Background: an optimization exercise with open tools, aiming at small area and few clock cycles per item. Do not read the settings as production practice.
The RTL was checked by simulation tests, not by an equivalence proof against the original design.
Not every run is shown, and edits may drop behaviour that the tests do not exercise.
No driver is modelled on the clock port, so clocking that relies on it looks cheaper here than on a real chip.

--- constraint.sdc ---
create_clock -name core_clock -period 5.5 [get_ports {clk}]
set_input_delay 1.1000 -clock core_clock [delete_from_list [all_inputs] [get_ports {clk}]]
set_output_delay 1.1000 -clock core_clock [all_outputs]
set_load 0.01 [all_outputs]
--- config.mk ---
export PLATFORM = sky130hd
export DESIGN_NAME = SE
export DESIGN_NICKNAME = SE
export VERILOG_FILES = /design/flow/design.v
export SDC_FILE = /design/flow/constraint.sdc
export NUM_CORES = 4
export LEC_CHECK = 0
export CAP_MARGIN = 20
export CORE_AREA = 5 5 375 375
export DIE_AREA = 0 0 380 380
export SLEW_MARGIN = 20
--- run.sh ---
#!/bin/bash
# synth_recipe.tcl (not shown) runs the flow's synth.tcl, then flattens the netlist and writes it again
# the make line also repeats each setting of config.mk as NAME=value (left out here)
make -C /OpenROAD-flow-scripts/flow DESIGN_CONFIG=/design/flow/config.mk WORK_HOME=/design/flow/orfs CLKGATE_MAP_FILE= SYNTH_SCRIPT=/design/flow/synth_recipe.tcl finish
--- design.v ---
module SE #(
    parameter integer DATAWIDTH = 16,
    parameter integer ARRAYLENGTH = 32
)
(
    input clk,
    input reset,
    input [(DATAWIDTH * ARRAYLENGTH) - 1 : 0] array_in,
    input valid_in,
    output [(DATAWIDTH * ARRAYLENGTH) - 1 : 0] array_out,
    output valid_out
);
    parameter EVEN_ARR_LEN = ARRAYLENGTH % 2 == 0;
    reg [DATAWIDTH - 1: 0] r [0 : ARRAYLENGTH - 1];  
    wire [DATAWIDTH - 1: 0] input_array [0 : ARRAYLENGTH - 1];  
    wire [DATAWIDTH - 1 : 0] even_cas_out [0 : ARRAYLENGTH - 1];  
    wire [DATAWIDTH - 1 : 0] odd_cas_out [0 : ARRAYLENGTH - 1];  
    reg output_valid;
    integer counter;  
    always@(posedge clk)
    begin
        if (reset) begin
            counter <= 0;
            output_valid <= 0;
        end
        else if (0 == counter) begin  
            output_valid <= 0;
            if (1 == valid_in) begin
                for (integer i = 0; i < ARRAYLENGTH; i = i + 1) begin
                    r[i] <= input_array[i];
                end
                counter <= 1;  
            end
        end
        else if (1 == valid_in) begin
            counter <= 0;
        end
        else begin
            for (integer i = 0; i < ARRAYLENGTH; i = i + 1) begin
                r[i] <= even_cas_out[i];
            end
            if (((ARRAYLENGTH + 1) / 2) == counter) begin
                counter <= 0;
                output_valid <= 1;
            end
            else
                counter <= counter + 1;  
        end
    end
    genvar odd;
    generate
        if (!EVEN_ARR_LEN) assign odd_cas_out[0] = r[0];
        for (odd = EVEN_ARR_LEN ? 0 : 1; odd < ARRAYLENGTH - 1; odd = odd + 2) begin : g_odd
            compare_and_swap #(.SIZE(DATAWIDTH)) u1 (.i1(r[odd]), .i2(r[odd + 1]),
                .o1(odd_cas_out[odd]), .o2(odd_cas_out[odd + 1]));
        end
    endgenerate
    genvar even;
    generate
        if (EVEN_ARR_LEN) assign even_cas_out[0] = odd_cas_out[0];
        assign even_cas_out[ARRAYLENGTH - 1] = odd_cas_out[ARRAYLENGTH - 1];
        for (even = EVEN_ARR_LEN ? 1 : 0; even < ARRAYLENGTH - 2; even = even + 2)
            begin : g_even
                compare_and_swap #(.SIZE(DATAWIDTH)) u1 (.i1(odd_cas_out[even]),
                    .i2(odd_cas_out[even + 1]), .o1(even_cas_out[even]), .o2(even_cas_out[even + 1]));
            end
    endgenerate
    genvar i;
    generate
        for (i = 0; i < ARRAYLENGTH; i = i + 1)
            begin : g1
                assign input_array[i] = array_in[(i * DATAWIDTH) + DATAWIDTH - 1 : i * DATAWIDTH];
                assign array_out[(i * DATAWIDTH) + DATAWIDTH - 1 : i * DATAWIDTH] = r[i];
            end
    endgenerate
    assign valid_out = output_valid;
endmodule
module compare_and_swap #(
    parameter [7:0] SIZE = 8
)
(
    input [SIZE - 1 : 0] i1,
    input [SIZE - 1 : 0] i2,
    output [SIZE - 1: 0] o1,
    output [SIZE - 1: 0] o2
);
    assign o1 = i1 > i2 ? i1 : i2;
    assign o2 = i1 > i2 ? i2 : i1;
endmodule
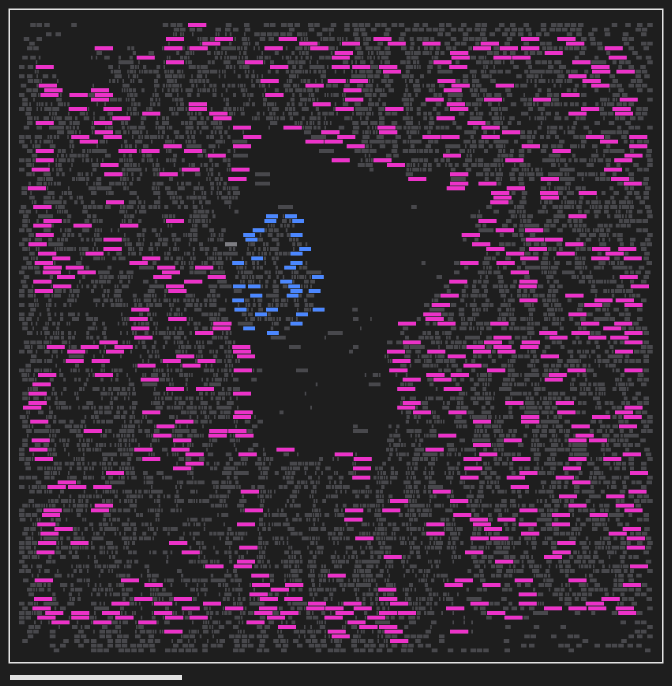
Run 1: where the registers sit
Bar = 100 µm. Other sequential cells in the stronger grey, the rest of the logic in the fainter grey.
- r: magenta (sequential cells 512; where spread over the die)
- counter: blue (sequential cells 32; where centre)

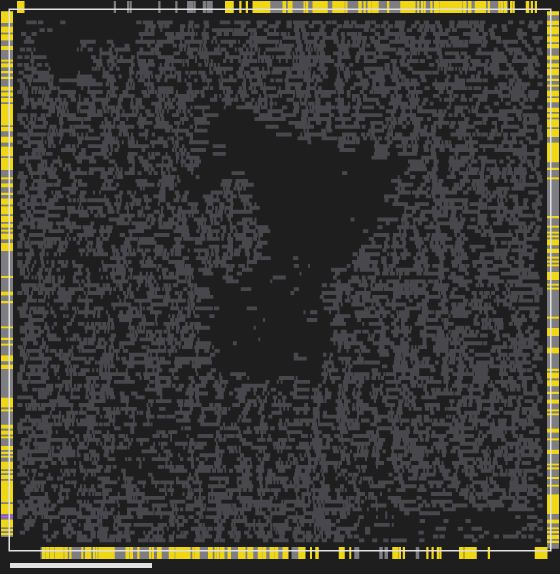
Run 1: I/O pins on the die edge
Bar = 100 µm. Pins as bars across the die edge, other pins in grey.
- array_out: yellow (pins 512; direction output; edge 142 bottom, 132 left, 123 top, 115 right)
- clk: purple (pins 1; direction input; edge left)

==> run summary, run 1 <==
- Most flop-heavy register: r
- Top cells by area, synth: edfxtp_1 32%, ha_1 13%, nor2_1 5.2%
- Number of synthesized flops with an enable pin: ~510
- Final hold slack: between 400 and 500 ps
- List of most frequent post-synthesis cells: 658 x nor2_1, 650 x nand2_1, 512 x edfxtp_1, 511 x inv_1, 500 x ha_1
- Fraction of layout cells with a size suffix above 1: under 10%
- First DRT Iteration DRCs: between 5k and 6k
- Commonest cells after routing, fill and taps aside: 1027 x clkdlybuf4s50_1, 657 x nor2_1, 650 x nand2_1, 512 x edfxtp_1, 509 x inv_1
- Initial core utilization: 35.0%
- Crit path kind: reg2reg
- Fin area: 63600 µm²
- Routability Congestion: 0.994
- Share of synthesized cell area in full adder, half adder and majority cells: about an eighth
- Cell area after placement: a little over 60000 µm²
- RSZ-0062 raised after global routing: no
- Final setup vio count: 0
- Pin count of the biggest net entering global routing: about 160
- CP endpoint kind: flip-flop
- Vias after detailed routing: 49.5k
- Met3 usage: under 10%
- First-pass GRT wire length: 352000 µm
- Initial antenna violation count: 42
- DR WL/cell: 29.7 µm
- Commonest non-fill, non-tap cell in the layout: clkdlybuf4s50_1
- CTS Sinks: approximately 550
- Slowest CP cell: or4_1
- GR Util met2: a little over half
- Complex-gate fraction of the synthesized area: around 20%
- Final #Nets: 7605
- Status: timing/DRC/antenna clean
- Row Count: roughly 140
- Yosys top cell area share: approximately a third
- Mapped Cells: roughly 5.5k
- Max clock buf depth: 3
- Asr flop ratio synth: 0%
- Metal2 WL: about 120000 µm
- Slew HR: a little under a quarter
Testbench counts for the RTL of run 1, summed over its fixed seeds: cycles 40,808, sorts 2,400.
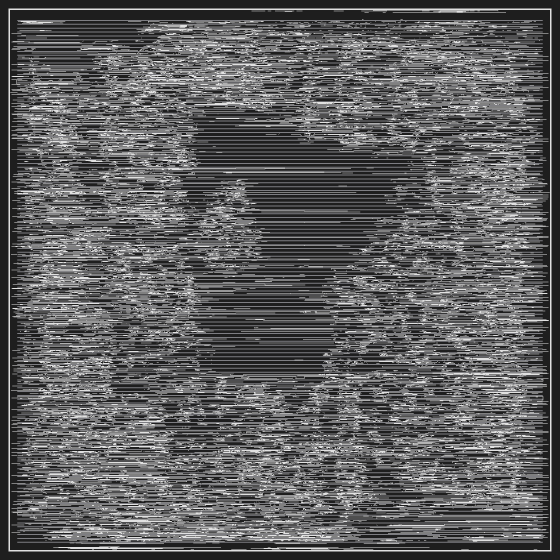
Run 1: signal wires on met1
Supply wires on this layer in grey.
- nets with wire on the layer: 7075
- wire length on this layer: 96.8 mm
- longest straight run: 122 µm

[run 1: worst max-delay path, delay by kind of cell (launching register included)]
| kind | cells | cell delay [ps] |
|---|---|---|
| AND/OR/NAND/NOR | 5 | 1660 |
| multiplexers | 1 | 480 |
| flip-flops | 1 | 450 |
| buffers and inverters | 3 | 610 |
| adder cells (fa/ha/maj) | 2 | 710 |
| AO/OA/AOI/OAI | 4 | 1280 |
[run 1: worst paths after layout]
kind              slack (ps)         end
setup / recovery         150    r[17][8]
hold / removal           490  counter[0]
setup reg to reg         150    r[17][8]
hold reg to reg          490  counter[0]
[run 1: timing repair]
action,4_1_cts,5_1_grt
resized for setup,0,5
endpoints found under the setup margin,0,52
setup buffers,0,4
hold buffers,0,0
[run 1: final cells by class]
type | instances | area [µm²]
fillers | 13241 | 72200
multi-input cells | 4136 | 28200
flip-flops and latches | 545 | 16000
repair buffers | 1318 | 12700
well taps | 1781 | 2230
clock buffers | 98 | 2140
inverters | 512 | 1920
clock inverters | 39 | 317
diodes | 19 | 47.5
Run 1, I/O nets highlighted:
Bar = 100 µm.
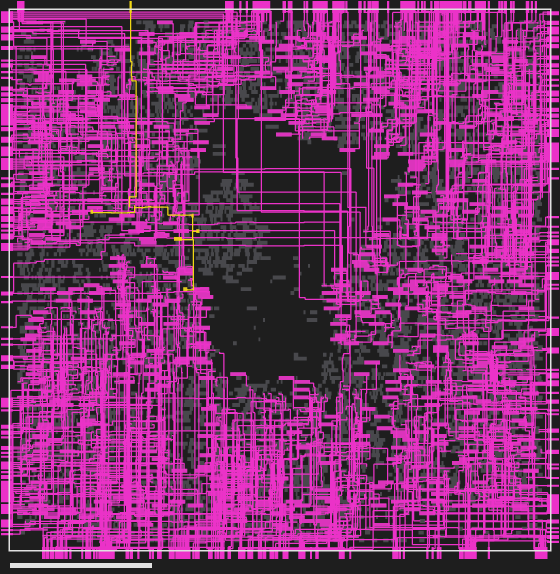

## Run 2: large edit since run 1, in outline
design.v: 89 -> 11566 lines; modules unchanged: 0
  SE: edited, 77 -> 11512 lines
  cas_bit: new, 10 lines
  cas_cmp: new, 9 lines
  cas_sel: new, 13 lines
  cas_msb: new, 13 lines
  cas_lsb: new, 9 lines
  removed: compare_and_swap
==> module cas_sel as of run 2 <==
module cas_sel (
    input x, nx, y, ny, g, ng, l, nl, t, nt, u, nu,
    output hi, nhi, lo, nlo, go, ngo, lout, nlout
);
    assign hi = ~((nx | l) & (ny | g));
    assign nhi = ~((x & nl) | (y & ng));
    assign lo = ~((nx & ng) | (ny & nl));
    assign nlo = ~((x | g) & (y | l));
    assign ngo = ~((nl & t) | g);
    assign go = ~((l | nt) & ng);
    assign nlout = ~((ng & u) | l);
    assign lout = ~((g | nu) & nl);
endmodule
==> module cas_lsb as of run 2 <==
module cas_lsb (
    input x, nx, y, ny, g, ng, l, nl,
    output hi, nhi, lo, nlo
);
    assign hi = ~((nx | l) & (ny | g));
    assign nhi = ~((x & nl) | (y & ng));
    assign lo = ~((nx & ng) | (ny & nl));
    assign nlo = ~((x | g) & (y | l));
endmodule
==> module cas_msb as of run 2 <==
module cas_msb (
    input x, nx, y, ny,
    output hi, nhi, lo, nlo, go, ngo, lout, nlout
);
    assign hi = ~(nx & ny);
    assign nhi = ~(x | y);
    assign lo = ~(nx | ny);
    assign nlo = ~(x & y);
    assign go = ~(nx | y);
    assign ngo = ~(x & ny);
    assign lout = ~(x | ny);
    assign nlout = ~(nx & y);
endmodule
==> module cas_bit as of run 2 <==
module cas_bit (
    input x, nx, y, ny, g, ng, l, nl,
    output hi, nhi, lo, nlo, go, ngo, lout, nlout
);
    wire t, nt, u, nu;
    cas_cmp c (.x(x), .nx(nx), .y(y), .ny(ny), .t(t), .nt(nt), .u(u), .nu(nu));
    cas_sel s (.x(x), .nx(nx), .y(y), .ny(ny), .g(g), .ng(ng), .l(l), .nl(nl),
        .t(t), .nt(nt), .u(u), .nu(nu), .hi(hi), .nhi(nhi), .lo(lo), .nlo(nlo),
        .go(go), .ngo(ngo), .lout(lout), .nlout(nlout));
endmodule
==> module cas_cmp as of run 2 <==
module cas_cmp (
    input x, nx, y, ny,
    output t, nt, u, nu
);
    assign t = ~(nx | y);
    assign nt = ~(x & ny);
    assign u = ~(x | ny);
    assign nu = ~(nx & y);
endmodule
==> flow/run.sh (new file) <==
#!/bin/bash
# The standard layout with two changes:
#  - the input and output ports are buffered with buf_2 cells instead of the
#    delay cells buffer_ports picks on its own;
#  - after clock tree synthesis (flow/post_cts.tcl) and after global routing
#    (flow/post_grt.tcl), more setup-repair passes run than the standard
#    steps do.
# Each step's output is in this folder's orfs/logs/ and all of it in
# standard.log.
set -euo pipefail
export BUFFER_PORTS_ARGS="-buffer_cell sky130_fd_sc_hd__buf_2"
export POST_CTS_TCL="$(pwd)/flow/post_cts.tcl"
export POST_GLOBAL_ROUTE_TCL="$(pwd)/flow/post_grt.tcl"
bash standard.sh > standard.log 2>&1
==> flow/post_cts.tcl (new file) <==
# Extra setup repair after CTS: the standard flow's flow gives up after a few passes.
estimate_parasitics -placement
for {set i 0} {$i < 3} {incr i} {
  repair_timing -setup -setup_margin 0.45 -repair_tns 100 -max_passes 100 -match_cell_footprint
  estimate_parasitics -placement
  report_worst_slack
}
detailed_placement
check_placement -verbose
estimate_parasitics -placement
report_worst_slack
==> flow/post_grt.tcl (new file) <==
# Extra setup repair with global-route parasitics: the standard step stops
# after a few passes.  Mirrors the standard step's own sequence (repair,
# incremental global route around detailed placement), then rewrites the
# route guides for the detailed router.
estimate_parasitics -global_routing
report_worst_slack
for {set i 0} {$i < 3} {incr i} {
  repair_timing -setup -setup_margin 0.4 -repair_tns 100 -max_passes 100 -match_cell_footprint
  global_route -start_incremental
  detailed_placement
  global_route -end_incremental
  estimate_parasitics -global_routing
  report_worst_slack
}
check_placement -verbose
write_guides $::env(RESULTS_DIR)/route.guide
==> standard.sh (new file) <==
#!/bin/bash
# synth_recipe.tcl (not shown) runs the flow's synth.tcl, then flattens the netlist and writes it again
# the make line also repeats each setting of config.mk as NAME=value (left out here)
make -C /OpenROAD-flow-scripts/flow DESIGN_CONFIG=/design/flow/config.mk WORK_HOME=/design/flow/orfs CLKGATE_MAP_FILE= SYNTH_SCRIPT=/design/flow/synth_recipe.tcl "${@:-finish}"
==> config.mk (replaced) <==
export PLATFORM = sky130hd
export DESIGN_NAME = SE
export DESIGN_NICKNAME = SE
export VERILOG_FILES = /design/flow/design.v
export SDC_FILE = /design/flow/constraint.sdc
export NUM_CORES = 4
export LEC_CHECK = 0
export CAP_MARGIN = 30
export CELL_PAD_IN_SITES_DETAIL_PLACEMENT = 1
export CELL_PAD_IN_SITES_GLOBAL_PLACEMENT = 1
export CORE_MARGIN = 2
export CORE_UTILIZATION = 33
export GPL_TIMING_DRIVEN = 0
export PLACE_DENSITY = 0.5
export SETUP_SLACK_MARGIN = 0.3
export SLEW_MARGIN = 30
export SYNTH_HIERARCHICAL = 1
export SYNTH_MINIMUM_KEEP_SIZE = 0
removed: run.sh
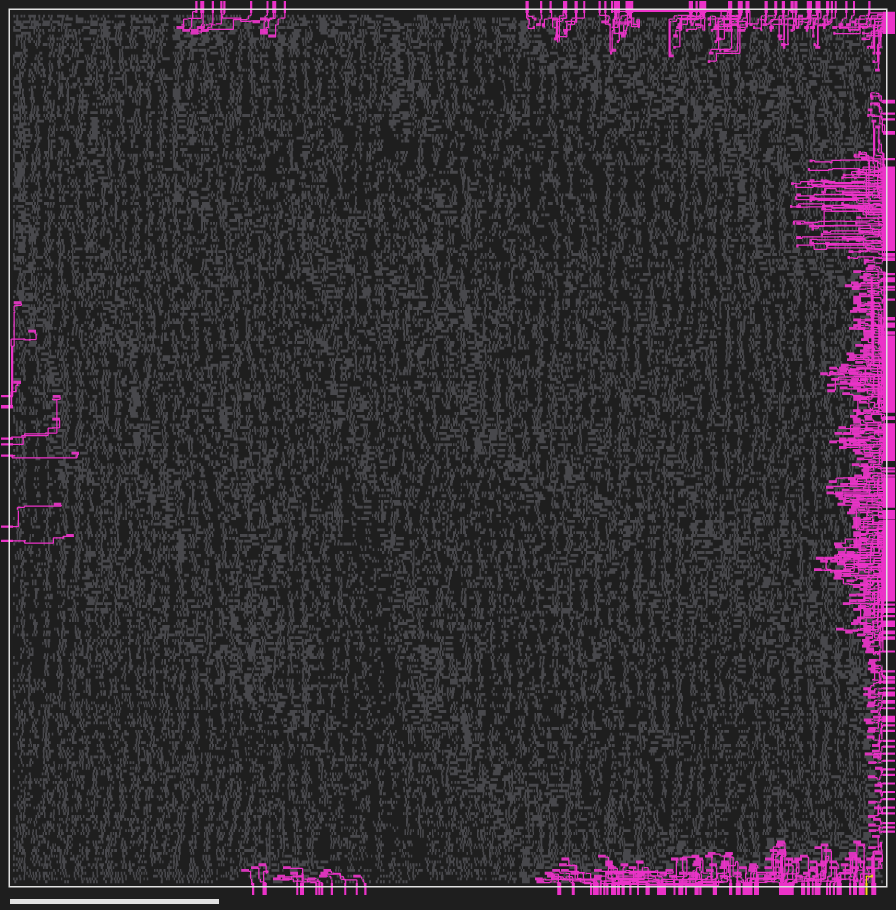
Run 2: I/O nets highlighted
Bar = 200 µm.
- valid_in: yellow (direction input; end cells 1; buffers 1; wire 12.6 µm)
- array_out: magenta (direction output; end cells 512; buffers 1024; wire 20.4 mm)

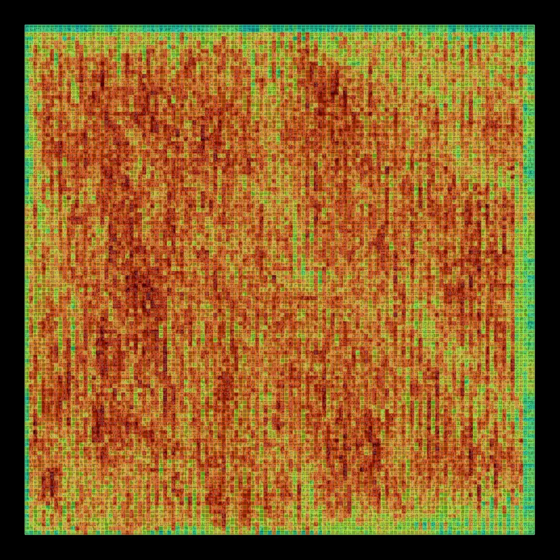
Run 2: congestion heat map
All-Layer GR Usage: 42.7%
M1 GR Usage: 52.9%
DR WL/cell: 34.1 µm
GR Util met2: 68.1%

==> run summary, run 2 <==
- Top cell family by delay on the critical path: compound AO/OA/AOI/OAI gates
- Slew HR: 15.7% (-7.3 points)
- Routability Congestion: 1.07 (+8.1%)
- Mapped Cells: 36.2k (+550%)
- Status: timing/DRC/antenna clean
- Final hold slack: 158 ps (-329 ps)
- Commonest cells after routing, fill and taps aside: 6037 x nand2_1, 5446 x nor2_1, 4642 x a21oi_1, 4597 x o22ai_1, 4505 x o21ai_0
- Metal2 WL: 709000 µm (+510%)
- First-pass GRT wire length: 2180000 µm (+520%)
- CP endpoint kind: flip-flop
- Row Count: 306 (+130%)
- Slowest CP cell: o22ai_1
- Initial antenna violation count: 374 (+790%)
- Fraction of layout cells with a size suffix above 1: 14.7% (+6.1 points)
- CTS Sinks: 2183 (+300%)
- Cell area after placement: 249000 µm² (+310%)
- # fillers: 90.0k (+580%)
- Vias after detailed routing: 321k (+550%)
- Initial core utilization: 33.2% (-1.9 points)
- Pin count of the biggest net entering global routing: 16 (-90%)
- Crit path kind: reg2reg
- WP buf/inv: 1 (-2)
- Final setup vio count: 0 (unchanged)
- Final #Nets: 38.2k (+400%)
- Commonest non-fill, non-tap cell in the layout: nand2_1
Testbench counts for the RTL of run 2, summed over its fixed seeds: cycles 7,208, sorts 2,400.
[run 2: cell types whose count changed in the layout (fill, tap and decap cells not counted), sizes merged, moves of 1495 or more]
cell,change
dfxtp,+2150
inv,+1495
a21oi,+4501
a22oi,+4765
o21ai,+5263
nand2,+5387
o22ai,+4763
nor2,+4791
[run 2: area by class of cell]
| class | instances | area [µm²] | area share, % |
|---|---|---|---|
| plain buffers | 512 | 3840 | 1.46 |
| inverters | 1968 | 7390 | 2.80 |
| clock buffers | 364 | 7880 | 2.99 |
| flip-flops and latches | 2183 | 43700 | 16.6 |
| repair buffers | 1201 | 6800 | 2.58 |
| diodes | 373 | 933 | 0.354 |
| clock inverters | 142 | 2020 | 0.768 |
| multi-input cells | 31515 | 180000 | 68.1 |
| well taps | 9240 | 11600 | 4.38 |
[run 2: final timing paths]
check / start / to / slack, ps / cells past startpoint
max: r2_c95_7_hi / r3_c156_4_hi / 180 / 11
min: array_in[258] / r1_in258 / 160 / 1
max reg2reg: r2_c95_7_hi / r3_c156_4_hi / 180 / 11
min reg2reg: r2_c141_14_lo / r3_c141_14_lo / 300 / 0
Run 2, signal wires on met1:
Supply wires on this layer in grey.
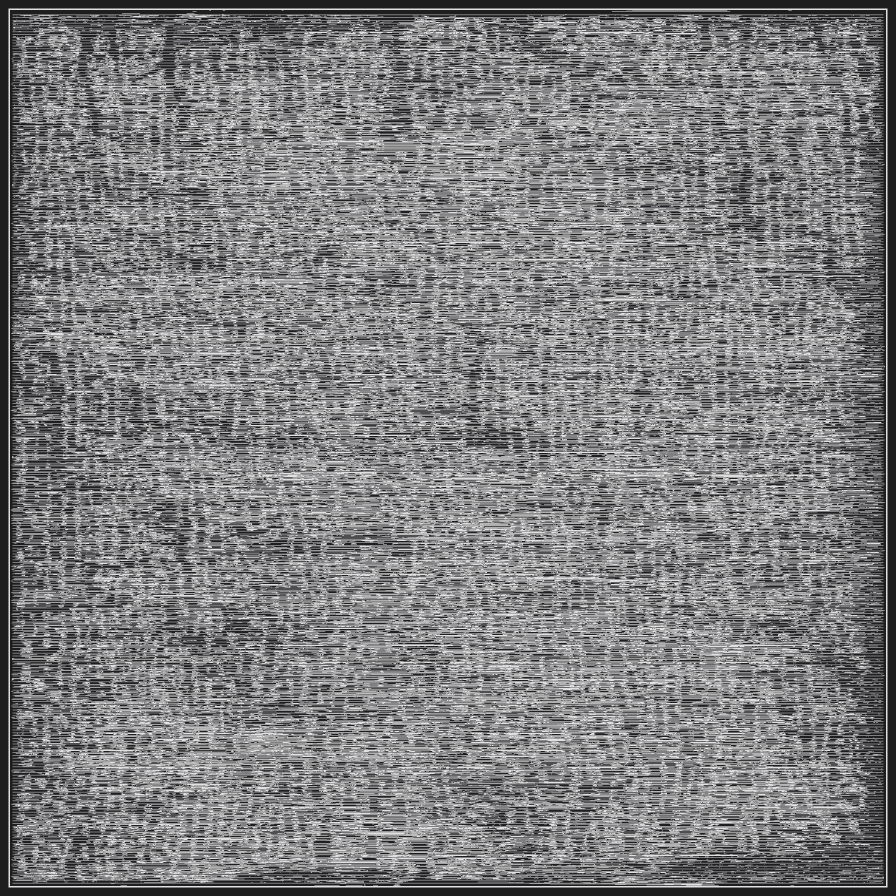

==> run 2 -> run 3 <==
--- a/flow/post_cts.tcl
+++ b/flow/post_cts.tcl
@@ -3,3 +3,3 @@
 for {set i 0} {$i < 3} {incr i} {
-  repair_timing -setup -setup_margin 0.45 -repair_tns 100 -max_passes 100 -match_cell_footprint
+  repair_timing -setup -setup_margin 0.65 -repair_tns 100 -max_passes 100 -match_cell_footprint
   estimate_parasitics -placement
--- a/flow/post_grt.tcl
+++ b/flow/post_grt.tcl
@@ -7,3 +7,3 @@
 for {set i 0} {$i < 3} {incr i} {
-  repair_timing -setup -setup_margin 0.4 -repair_tns 100 -max_passes 100 -match_cell_footprint
+  repair_timing -setup -setup_margin 0.6 -repair_tns 100 -max_passes 100 -match_cell_footprint
   global_route -start_incremental
--- a/config.mk
+++ b/config.mk
@@ -14,3 +14,3 @@
 export PLACE_DENSITY = 0.5
-export SETUP_SLACK_MARGIN = 0.3
+export SETUP_SLACK_MARGIN = 0.45
 export SLEW_MARGIN = 30
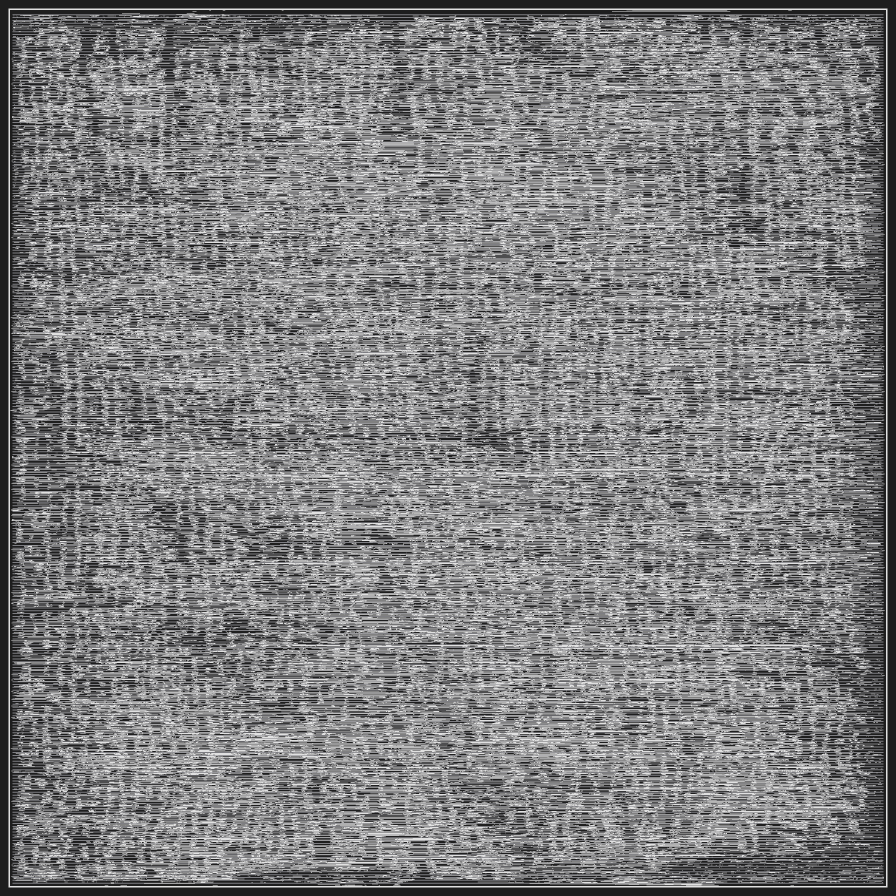
Run 3: signal wires on met1
Supply wires on this layer in grey.
- longest straight run: 276 µm
- main direction: horizontal
- wire length on this layer: 633 mm
- nets with wire on the layer: 37097

==> run summary, run 3 <==
- Pin count of the biggest net entering global routing: 16 (unchanged)
- Final setup vio count: 0 (unchanged)
- Cell area after placement: 249000 µm² (unchanged)
- Initial core utilization: 33.2% (unchanged)
- Fraction of layout cells with a size suffix above 1: 16.2% (+1.5 points)
- Slew HR: 16.1% (+0.46 points)
- Row Count: 306 (unchanged)
- Reg2reg setup slack: 460 ps (+280 ps)
- Area of the multi-input gates: 182000 µm² (+1.5%)
- Status: timing/DRC/antenna clean
- Routability Congestion: 1.07 (unchanged)
- Commonest non-fill, non-tap cell in the layout: nand2_1
- All-Layer GR Usage: 42.8% (about the same)
- CP endpoint kind: flip-flop
- Crit path kind: reg2reg
- DP HPWL: 1410000 µm
- Vias after detailed routing: 322k (+0.045%)
- # fillers: 89.8k (-0.27%)
- Core Area: 695000 µm²
- FF-to-FF Start: r1_c83_13_hi
- Commonest cells after routing, fill and taps aside: 6037 x nand2_1, 5446 x nor2_1, 4474 x a21oi_1, 4418 x o22ai_1, 3976 x o21ai_0
- First-pass GRT wire length: 2180000 µm (about the same)
- CTS Sinks: 2183 (unchanged)
- Die ar.: 705000 µm²
- Final #Nets: 38.2k (+0.060%)
- Worst setup path start: r1_c83_13_hi
- Clock transition at path regs: 80 ps
- Worst Hold Launch: array_in[434]
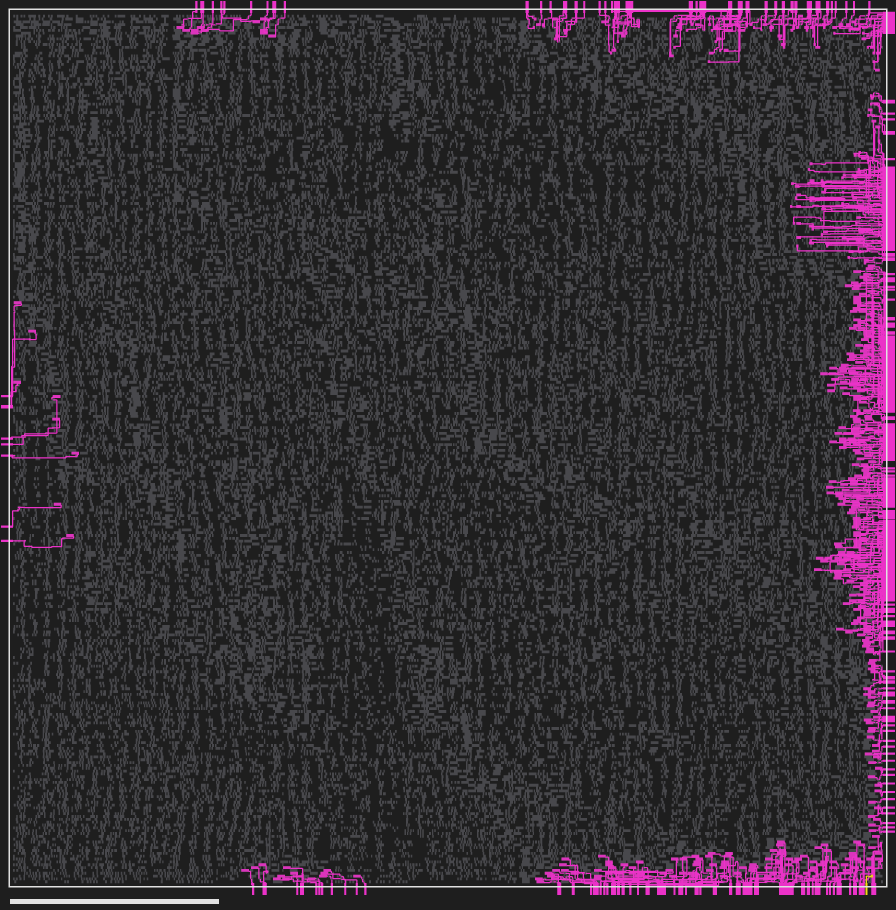
Run 3: I/O nets highlighted
Bar = 200 µm.
- array_out: magenta (direction output; end cells 512; buffers 1024; wire 20.5 mm)
- valid_in: yellow (direction input; end cells 1; buffers 1; wire 12.6 µm)

## run 3: critical path: stages (launching register included)
cell	delay [ps]
dfxtp_1	430
o22ai_1	200
a22oi_2	650
o22ai_1	320
o22ai_1	620
nor2_1	100
a21oi_1	600
a22oi_2	300
o22ai_1	390
nor2_1	80
a21oi_1	680
o21ai_0	460
## run 3: final timing paths
path / endpoint / depth (start not counted)
worst min-delay path: r1_in434 / 1
worst min register to register: r3_c141_14_lo / 0
worst max-delay path: r2_c174_11_g / 11
worst max register to register: r2_c174_11_g / 11
## run 3: stage by stage
step / hold slack, ps
2_1_floorplan: 310
3_5_place_dp: 313
6_report: 158
3_3_place_gp: 310
## run 3: layer usage
layer	vias to the layer above	GRT usage, %	wire, µm
met3	3541	9.00	164000
met1	159841	53.0	633000
met5	-	0	1160
met4	170	25.3	116000
met2	17556	68.4	710000
li1	140445	-	-
## run 3: final cells by class
type / instances / area share, %
clock buffer: 364 / 2.96
tap: 9240 / 4.33
sequential: 2183 / 16.4
clock inverter: 142 / 0.759
timing repair buffer: 1224 / 2.63
antenna: 385 / 0.361
buffer: 512 / 1.44
inverter: 1968 / 2.77
multi-input combinational: 31515 / 68.4

[separate check: timing with driven ports]
The flow's constraints put no driver on any port. The routed layouts listed below were extracted and timed again, unchanged, in two steps.
Step 1 assumes that a clkbuf_16 drives the clock port and a buf_2 every other input.
Step 2 moves the port delays by t, midway between the first and last clock arrival at a register: inputs arrive t later, outputs are due t later. That takes back most of the time a late clock gives input paths.
a / b / c = ideal ports / drivers / drivers and shift; a / b = the first two.
run | shift t [ns] | setup slack, ns | worst setup path after step 2
run 1 | 0.748 | 0.151 / 0.151 / 0.151 | register to register
run 2 | 1.179 | 0.181 / 0.181 / -0.679 | input to register
run 3 | 1.190 | 0.457 / 0.457 / -0.481 | input to register
With both steps, setup timing fails in run 2 and run 3, where it was met with ideal ports. The setup slack of run 3, which loses most, moves by 0.000 ns with the drivers and by -0.938 ns with both steps.
